This design comes from an exercise in tuning for small area, a short achievable clock period and few clock cycles on the open sky130 flow, not from production work. Only simulation tests tie the RTL to the original design; equivalence was not proved. Power figures rest on the tool's default switching activity, not on a simulated workload.

<file path="design/flow/design.v">
`timescale 1ns/10ps
module  CONV(
  input		clk,
  input		reset,
  output	reg	busy,	
  input		ready,	  
  output reg	[11:0] iaddr,
  input		[19:0] idata,	
  output	reg  	cwr,
  output	reg [11:0]	caddr_wr,
  output	reg signed [19:0] 	cdata_wr,
  output	reg crd,
  output	reg[11:0] 	caddr_rd,
  input	  [19:0]	cdata_rd,
  output	reg [2:0] 	csel
);
integer i;
reg [5:0] window_x,window_y;
reg signed [19:0] op1;
reg [3:0] conv_cnt;
reg signed [19:0] kernel1[0:8];
reg signed [44:0] conv_out1;
wire signed [44:0] conv_out2;
wire signed [20:0] conv_out3; 
always@(posedge reset or posedge clk) begin
  if (reset)begin
    kernel1[0] = 20'h0A89E;
    kernel1[1] = 20'h092D5;
    kernel1[2] = 20'h06D43;
    kernel1[3] = 20'h01004;
    kernel1[4] = 20'hF8F71;
    kernel1[5] = 20'hF6E54;
    kernel1[6] = 20'hFA6D7;
    kernel1[7] = 20'hFC834;
    kernel1[8] = 20'hFAC19;
  end
end
reg [2:0] ns,cs; 
parameter INIT =3'b000; 
parameter MOVE=3'b001;
parameter CONV=3'b010;
parameter MAXPOOL=3'b011;
parameter LAYRER_0_FINISH=3'b100;
parameter MAXPOOL_STORE=3'b101;
always@(posedge clk or posedge reset)
begin
    if(reset)
        cs <= INIT ;
    else
        cs <= ns ;
end
always@(*)
begin
    case(cs)
        INIT:
            ns=MOVE;             
        MOVE:
			ns =CONV;
		CONV:
			if(conv_cnt == 4'd10 && (&caddr_wr)) 
				ns=LAYRER_0_FINISH;
			else if(conv_cnt == 4'd10)
				ns=MOVE;
			else
				ns=CONV;
    	LAYRER_0_FINISH:
            ns=MAXPOOL;
    	MAXPOOL:
            if(conv_cnt==4'd4)
                ns = MAXPOOL_STORE;
            else
                ns = MAXPOOL;
    	MAXPOOL_STORE:
            ns=MAXPOOL;
    	default:
            ns=INIT;
    endcase
end
always@(posedge reset or posedge clk) begin
  if (reset)begin
	window_x <= 6'd63;
	window_y <= 6'd63;
  end
  else if(ns == MOVE && (&window_x))begin
	window_x <= 6'd0;
	window_y <= window_y + 6'd1;
  end
  else if(ns == MOVE)begin
	window_x <= window_x + 6'd1;
	window_y <= window_y;
  end
  else begin
	window_x <= window_x;
	window_y <= window_y;
  end
end
always@(posedge reset or posedge clk) begin
  	if (reset)
		conv_cnt <= 0;
  	else if(ns == MOVE)
		conv_cnt <= 4'd15;
	else if(ns == LAYRER_0_FINISH || ns == MAXPOOL_STORE)
		conv_cnt <= 4'd0;
  	else if(ns == CONV || ns == MAXPOOL)
		conv_cnt <= conv_cnt + 4'd1;
end
always@(posedge reset or posedge clk) begin
  if (reset)begin
    busy <= 0;
  end
  else if(cs == MAXPOOL_STORE && caddr_wr == 1023)begin
    busy <= 0;
  end
  else if(cs==INIT)begin
    busy <= 1;
  end
end
always@(posedge reset or posedge clk) begin
  if (reset)begin
    cwr <= 1'b0;
  end
  else if(ns == MOVE || ns == LAYRER_0_FINISH)begin
    cwr <= 1'b1;
  end
  else if(ns == MAXPOOL_STORE)begin
    cwr <= 1'b1;
  end
  else begin
    cwr <= 1'b0;
  end
end
always@(posedge reset or posedge clk) begin
  if (reset)begin
    csel <= 2'b00;
  end
  else if(ns == CONV || ns == MOVE || ns == LAYRER_0_FINISH)begin
    csel <= 2'b01;
  end
  else if(ns == MAXPOOL)begin
    csel <= 2'b01;
  end
  else if(ns == MAXPOOL_STORE)begin
    csel <= 2'b11;
  end
end
always@(posedge reset or posedge clk) begin
  if (reset)begin
    caddr_wr <= 0;
  end
  else if(ns == CONV)begin
    caddr_wr <= {window_y,window_x};
  end
  else if(ns == MAXPOOL_STORE && caddr_rd == 65)begin
    caddr_wr <= 0;
  end
  else if(ns == MAXPOOL_STORE)begin
    caddr_wr <= caddr_wr + 1;
  end
end
always@(posedge reset or posedge clk)begin
	if(reset)
		op1 <= 0;
	else if(ns==CONV && conv_cnt<4'd9)begin 
		case (conv_cnt)
			4'd0:begin
				if(window_x == 6'd0 || window_y == 6'd0)
					op1 <= 0;
				else
					op1 <= idata;
			end 
			4'd1:begin
				if(window_y == 6'd0)
					op1 <= 0;
				else
					op1 <= idata;
			end
			4'd2:begin
				if(window_x == 6'd63 || window_y == 6'd0)
					op1 <= 0;
				else
					op1 <= idata;
			end
			4'd3:begin
				if(window_x == 6'd0)
					op1 <= 0;
				else
					op1 <= idata;
			end
			4'd4:begin
				op1 <= idata;
			end
			4'd5:begin
				if(window_x == 6'd63)
					op1 <= 0;
				else
					op1 <= idata;
			end
			4'd6:begin
				if(window_x == 6'd0 || window_y == 6'd63)
					op1 <= 0;
				else
					op1 <= idata;
			end
			4'd7:begin
				if(window_y == 6'd63)
					op1 <= 0;
				else
					op1 <= idata;
			end
			4'd8:begin
				if(window_x == 6'd63 || window_y == 6'd63)
					op1 <= 0;
				else
					op1 <= idata;
			end
			default: 
				op1 <= 0;
		endcase
  end
	else
		op1 <= 0;
end
always@(posedge reset or posedge clk)begin
	if(reset)
		conv_out1 <= 0;
	else if(ns==CONV && conv_cnt != 4'd0 && conv_cnt<4'd10) 
		conv_out1 <= conv_out1 + op1*kernel1[conv_cnt-1];
	else
		conv_out1 <= 0;
end
assign  conv_out2 = conv_out1 + {20'h01310,16'h0};
assign  conv_out3 = conv_out2[35:15]+20'd1; 
always@(posedge reset or posedge clk) begin
  if (reset)begin
    cdata_wr <= 0;
  end
  else if(ns == MOVE || ns == LAYRER_0_FINISH)begin
		if(conv_out2[35])
			cdata_wr <= 20'd0 ;
		else
			cdata_wr <= conv_out3[20:1] ; 
	end
  else if(ns == MAXPOOL && conv_cnt == 4'd0)begin
    cdata_wr <= cdata_rd;
  end
  else if(ns == MAXPOOL && cdata_wr < cdata_rd)begin
    cdata_wr <= cdata_rd;
  end
end
always@(posedge reset or posedge clk) begin
  	if(reset)
    	iaddr <= 0;
	else if(ns == CONV)begin
		case(conv_cnt)
			4'd15: iaddr <= {window_y-6'd1,window_x-6'd1};
			4'd0:  iaddr <= {window_y-6'd1,window_x};
			4'd1:  iaddr <= {window_y-6'd1,window_x+6'd1};
			4'd2:  iaddr <= {window_y,window_x-6'd1};
			4'd3:  iaddr <= {window_y,window_x};
			4'd4:  iaddr <= {window_y,window_x+6'd1};
			4'd5:  iaddr <= {window_y+6'd1,window_x-6'd1};
			4'd6:  iaddr <= {window_y+6'd1,window_x};
			4'd7:  iaddr <= {window_y+6'd1,window_x+6'd1};
			default: iaddr <= 12'd0;
		endcase
	end
end
always@(posedge reset or posedge clk) begin
  	if(reset)
    	caddr_rd <= 0;
	else if (ns == LAYRER_0_FINISH)begin
		caddr_rd <= 0;
	end
  	else if(ns == MAXPOOL)begin
    	case (conv_cnt)
    	  4'd0: caddr_rd <= caddr_rd+1;
    	  4'd1: caddr_rd <= caddr_rd+63;
    	  4'd2: caddr_rd <= caddr_rd+1;
    	  4'd3:begin 
    	    if(&caddr_rd[6:0])
    	      caddr_rd <= caddr_rd +1;
    	    else
    	      caddr_rd <= caddr_rd-63;
    	  end
    	  default: caddr_rd <= caddr_rd;
    	endcase
  end
end
always@(posedge reset or posedge clk) begin
  if (reset)begin
    crd <= 0;
  end
  else if(ns == CONV || ns == MAXPOOL)begin
    crd <= 1;
  end
  else begin
    crd <= 0;
  end
end
endmodule
</file>
<file path="design/flow/run.sh">
#!/bin/bash
# synth_recipe.tcl (not shown) runs the flow's synth.tcl, then flattens the netlist and writes it again
# the make line also repeats each setting of config.mk as NAME=value (left out here)
make -C /OpenROAD-flow-scripts/flow DESIGN_CONFIG=/design/flow/config.mk WORK_HOME=/design/flow/orfs CLKGATE_MAP_FILE= SYNTH_SCRIPT=/design/flow/synth_recipe.tcl finish
</file>
<file path="design/flow/config.mk">
export PLATFORM = sky130hd
export DESIGN_NAME = CONV
export DESIGN_NICKNAME = CONV
export VERILOG_FILES = /design/flow/design.v
export SDC_FILE = /design/flow/constraint.sdc
export NUM_CORES = 4
export LEC_CHECK = 0
export CAP_MARGIN = 20
export CORE_MARGIN = 2
export CORE_UTILIZATION = 40
export SLEW_MARGIN = 20
</file>
<file path="design/flow/constraint.sdc">
create_clock -name core_clock -period 10.0 [get_ports {clk}]
set_input_delay 2.0000 -clock core_clock [delete_from_list [all_inputs] [get_ports {clk}]]
set_output_delay 2.0000 -clock core_clock [all_outputs]
set_load 0.01 [all_outputs]
</file>
==> impl_metrics.tcl <==
set metrics [dict create \
    status "no timing/DRC/antenna violations" \
    timing.final.crit_period_ns 9.47 \
    ys_top_cells_by_count "668 x inv_1, 420 x fa_1, 291 x nand2_1" \
    start_kind "register" \
    cp_top_family "adder cells" \
    synth_most_common_cell "inv_1" \
    rsz0062_at_grt "no" \
    cp_common_cell "fa_1" \
    instances_no_fill 3618 \
    syn_area_um2 24300 \
    final_layout_size_suffix_gt1_share_pct 4.90 \
    setup_tns_ns 0 \
    die_h_um 251 \
    cts_tree "built" \
    grt_max_degree 71 \
    cp.arrival_ns 9.79 \
    worstMarginPinSlew_ns 1.03 \
    grt_overflow 0 \
    start_util_pct 40.4 \
    max_freq_mhz 106 \
    slowest_delay_ns 0.58 \
    die_w_um 251 \
    drt_first_iter_violations 1056 \
    synthToLayoutAreaGrowth_pct 9.91 \
    async_flop_share_pct 100 \
    setup_viol 0 \
    required_ns 10.32 \
    place_hpwl_mm 50.4 \
    insertion_delay_ns 0.45 \
    synth_edf_count 0 \
    dpl_worst_slack_ns 0.498 \
    io_buffers 102 \
    drv_slew 0 \
    dr.pass1.iters 5 \
    grt_util_all_layers_pct 21.1 \
    slowest_stage "fa_1" \
    nets 3445 \
    setup_ws_ns 0.534 \
    path_class "register to register" \
    reg2reg_slack_ns 0.53 \
    grt_pass1_wl_mm 106 \
    clk_pin_slew_ns 0.07 \
    ctsHoldBuffers 0 \
    avgSynthCellArea_um2 8.75 \
    dieArea_um2 62800 \
    final_hold_viol_count 0 \
    power.density_nw_per_um2 53.6 \
    synth_top_flop_cell "dfrtp_1" \
    num_rows 90 \
    ys.warnings.count 2 \
    syn_nets 3399 \
    gp_congestion 0.882 \
    synth_top_area_cell "fa_1" \
    clock_path_buffers 2 \
    coreArea_um2 60200 \
    drcViolationCount 0 \
    cp.buffers_inverters 7 \
    io_pins 105 \
    crit_fanout 13 \
    n_fill_cell 5857 \
    crit_path_end_kind "register" \
    antenna_found_initial 0 \
    seq_area_frac_synth_pct 14.1 \
    leakagePower_nw 13.8 \
    netlist_instances 2777 \
    grt_pass1_vias 20428 \
    n_antenna_cell 0 \
    worstHoldPathType "register to register" \
    ir_worst_vdd_mv 0.0986 \
    synth_cell_type_count 91 \
    ant_nets 0 \
    synth_top_area_share_pct 34.6 \
    viasPerCell 5.20 \
    skew_ns 0.0126 \
    synthTopCellsByArea "fa_1 35%, dfrtp_1 13%, inv_1 10%, ha_1 8.2%, nand2_1 4.5%" \
    dp.cells 3584 \
    ys_seq_elements 136 \
    relSlewSlack_pct 31.0 \
    drv_cap 0 \
    min_period_over_period_pct 94.7 \
]
Testbench counts, summed over its fixed seeds: cycles 1,736,792.
cell families (layout without fill, tap and decap cells):
group,after synthesis,in the layout,synth area share [%]
muxes,27,27,1.22
buffers and inverters,783,842,12.4
AOI/OAI and AO/OA,361,361,9.86
xor gates and xnor gates,92,92,3.40
other,1,1,0.0154
DFF,136,136,14.1
adders and majority gates,579,579,42.8
and+or+nand+nor,798,798,16.3
through the flow:
step | power (W) | hold slack [ns] | cell area (µm²)
after floorplan | 0.000708 | 0.493 | 24300
after global placement | 0.000808 | 0.461 | 26100
after detailed placement | 0.000818 | 0.466 | 26100
after CTS | 0.00145 | 0.487 | 26700
after global routing | 0.00149 | 0.525 | 26700
final | 0.00143 | 0.486 | 26700
cell usage in the layout, fill, tap and decap left out, types with 18 or more instances in the layout:
cell type,synthesis,final
a21o_1,24,24
a21oi_1,80,79
and2_1,171,171
and3_1,39,39
buf_4,7,38
clkdlybuf4s50_1,0,102
dfrtp_1,124,124
fa_1,420,420
ha_1,159,159
inv_1,668,667
mux2_2,18,18
nand2_1,291,291
nand2b_1,18,18
nand3_1,32,32
nor2_1,116,114
nor3_1,37,37
o21ai_0,110,107
xnor2_1,65,65
xor2_1,25,25
final cells by class:
type,count,area [µm²],share of cell area [%]
Inverter,670,2520,9.43
Clock buffer,17,425,1.59
Clock inverter,15,135,0.506
Multi-Input combinational cell,1858,17900,67.1
Tap cell,782,978,3.66
Timing Repair Buffer,140,1310,4.89
Sequential cell,136,3420,12.8
metal layers:
layer,vias to the layer above,GRT usage (%),part of all wire [%],wire length (µm)
met5,-,0,0,0
met4,0,6.95,3.3,2060
met3,110,3.13,4.3,2710
met2,485,36.6,50,31600
met1,9576,27.0,42,26700
li1,8630,-,-,-
where the power goes:
part | internal [W] | total (W) | switching, W
clock | 0.000329 | 0.000628 | 0.000300
combinational | 0.000115 | 0.000197 | 0.0000817
sequential | 0.000580 | 0.000608 | 0.0000279
total | 0.00102 | 0.00143 | 0.000409
what timing repair did:
action / CTS / global route
buffers inserted: 0 / 2
setup endpoints to repair: 0 / 5
hold endpoints to repair: 0 / 0
resized for setup: 0 / 1
worst paths after layout:
kind | startpoint | end | cells after the start
worst max-delay path | conv_cnt[1] | conv_out1[35] | 32
worst min-delay path | iaddr[11] | iaddr[11] | 2
worst max register to register | conv_cnt[1] | conv_out1[35] | 32
worst min register to register | iaddr[11] | iaddr[11] | 2
max in group asynchronous | reset | op1[4] | 3
min in group asynchronous | reset | cwr | 2
worst min-delay path: cells and delay by family (launching register included):
kind | cells | cell delay [ns]
and+or+nand+nor | 2 | 0.11
DFF | 1 | 0.35
state kept, by name (all words and copies together), names as in the netlist:
register / cells
window_y: 6
caddr_rd: 12
crd: 1
cdata_wr: 20
busy: 1
caddr_wr: 12
cwr: 1
csel: 2
conv_cnt: 4
window_x: 6
op1: 20
conv_out1: 36
iaddr: 12
cs: 3
Fig. 1: wires after detailed routing
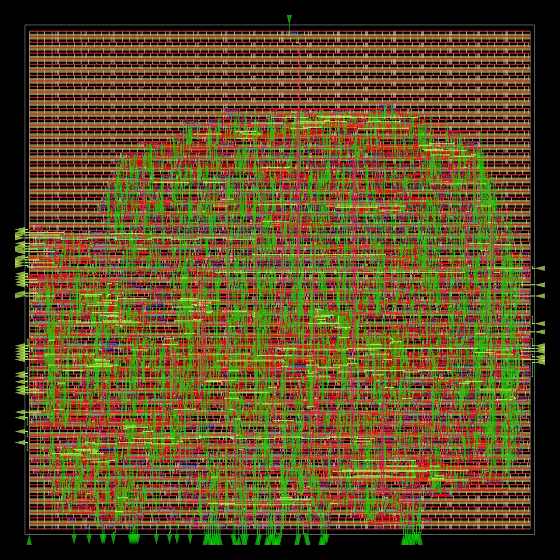
Avg WL per Cell: 17.4 µm
top layer in use: met4

Fig. 2: CTS result over the die
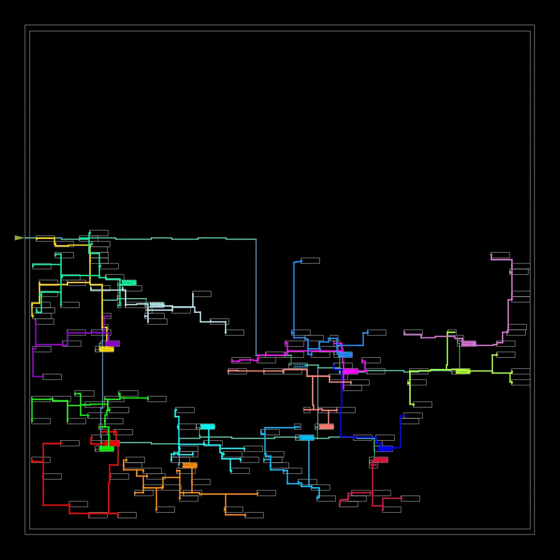
cts bufs inserted: 17
clock sink count: 136
Seq cells: 136
Root Driver: clkbuf_16
H-Tree Depth: 4

Fig. 3: the metal 4 layer
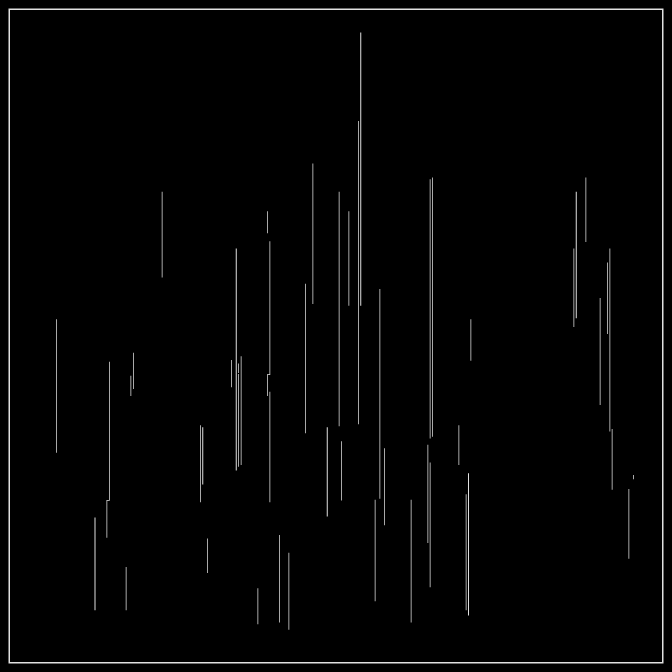
The layer holds 3.3% of the routed length. 46 nets have wire on it. The longest straight run is 116 µm. The layer carries 2060 µm of wire. The wires run mostly vertical.
DR vias: 18801
final wirelength: 63.1 mm

Fig. 4: sequential cells colored by netlist name
Bar = 100 µm. Other sequential cells in the stronger gray, the rest of the logic in the fainter gray.
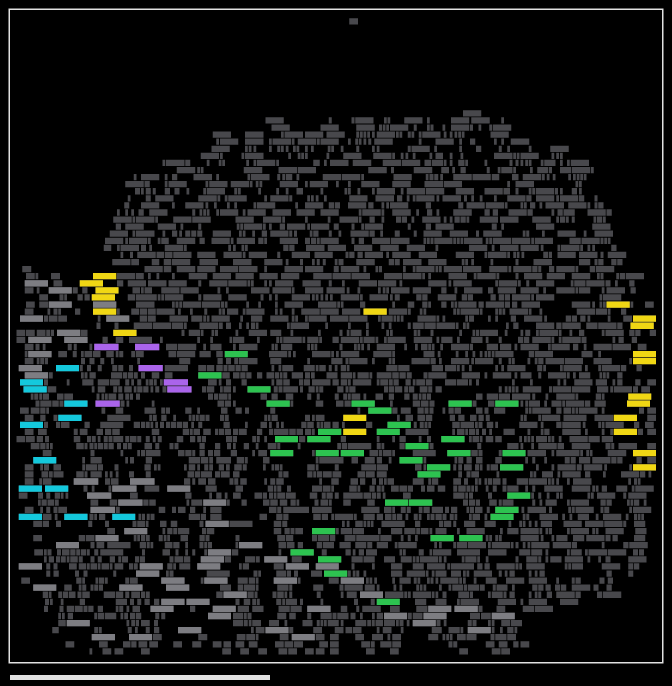
Cyan is caddr_wr, flops 12. Yellow is op1, flops 20. Purple is window_x, flops 6, where west. Green is conv_out1, flops 36.
Another 62 sequential cells are not colored.
final core utilization: 44.4%
Seq area share: 12.8%
Reg area: 3420 µm²
seq pwr: 0.000608 W

Fig. 5: ports around the boundary
Bar = 100 µm. Pins as bars across the die edge, other pins in gray.
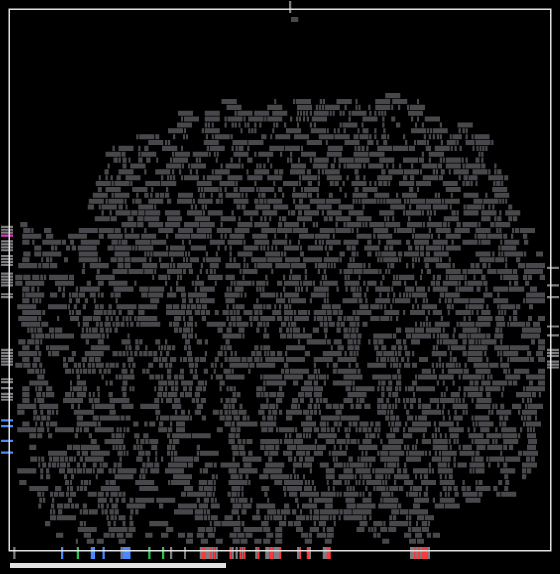
Green is csel, pins 3, direction output, edge south. Red is cdata_wr, pins 20, direction output, edge south. Magenta is clk, pins 1, direction input, edge west. Blue is caddr_rd, pins 12, direction output, edge 8 south, 4 west.
All pins by edge: 58 south, 35 west, 11 east, 1 north.

what the ideal ports hide:
In the flow no input, the clock included, has a driving cell. The finished layout below was timed again as built, in two steps.
Step 1 sets driving cells, clkbuf_16 on the clock port and buf_2 on the other inputs (assumed; they add their load-dependent delay and slew).
Step 2 moves the port delays by t, midway between the first and last clock arrival at a register: inputs arrive t later, outputs are due t later. That takes back most of the time a late clock gives input paths.
Three values: ideal ports, drivers, drivers and shift; two values: the first two.
t (ns): 0.497
setup slack, ns: 0.534 / 0.534 / 0.534
slew at the worst register clock pin (ns): 0.07 / 0.07
worst slew at a driven data input, ns: 0.04
After both steps this run still meets setup and hold. For this run, drivers alone change the setup slack by 0.000 ns; drivers and shift together by 0.000 ns.
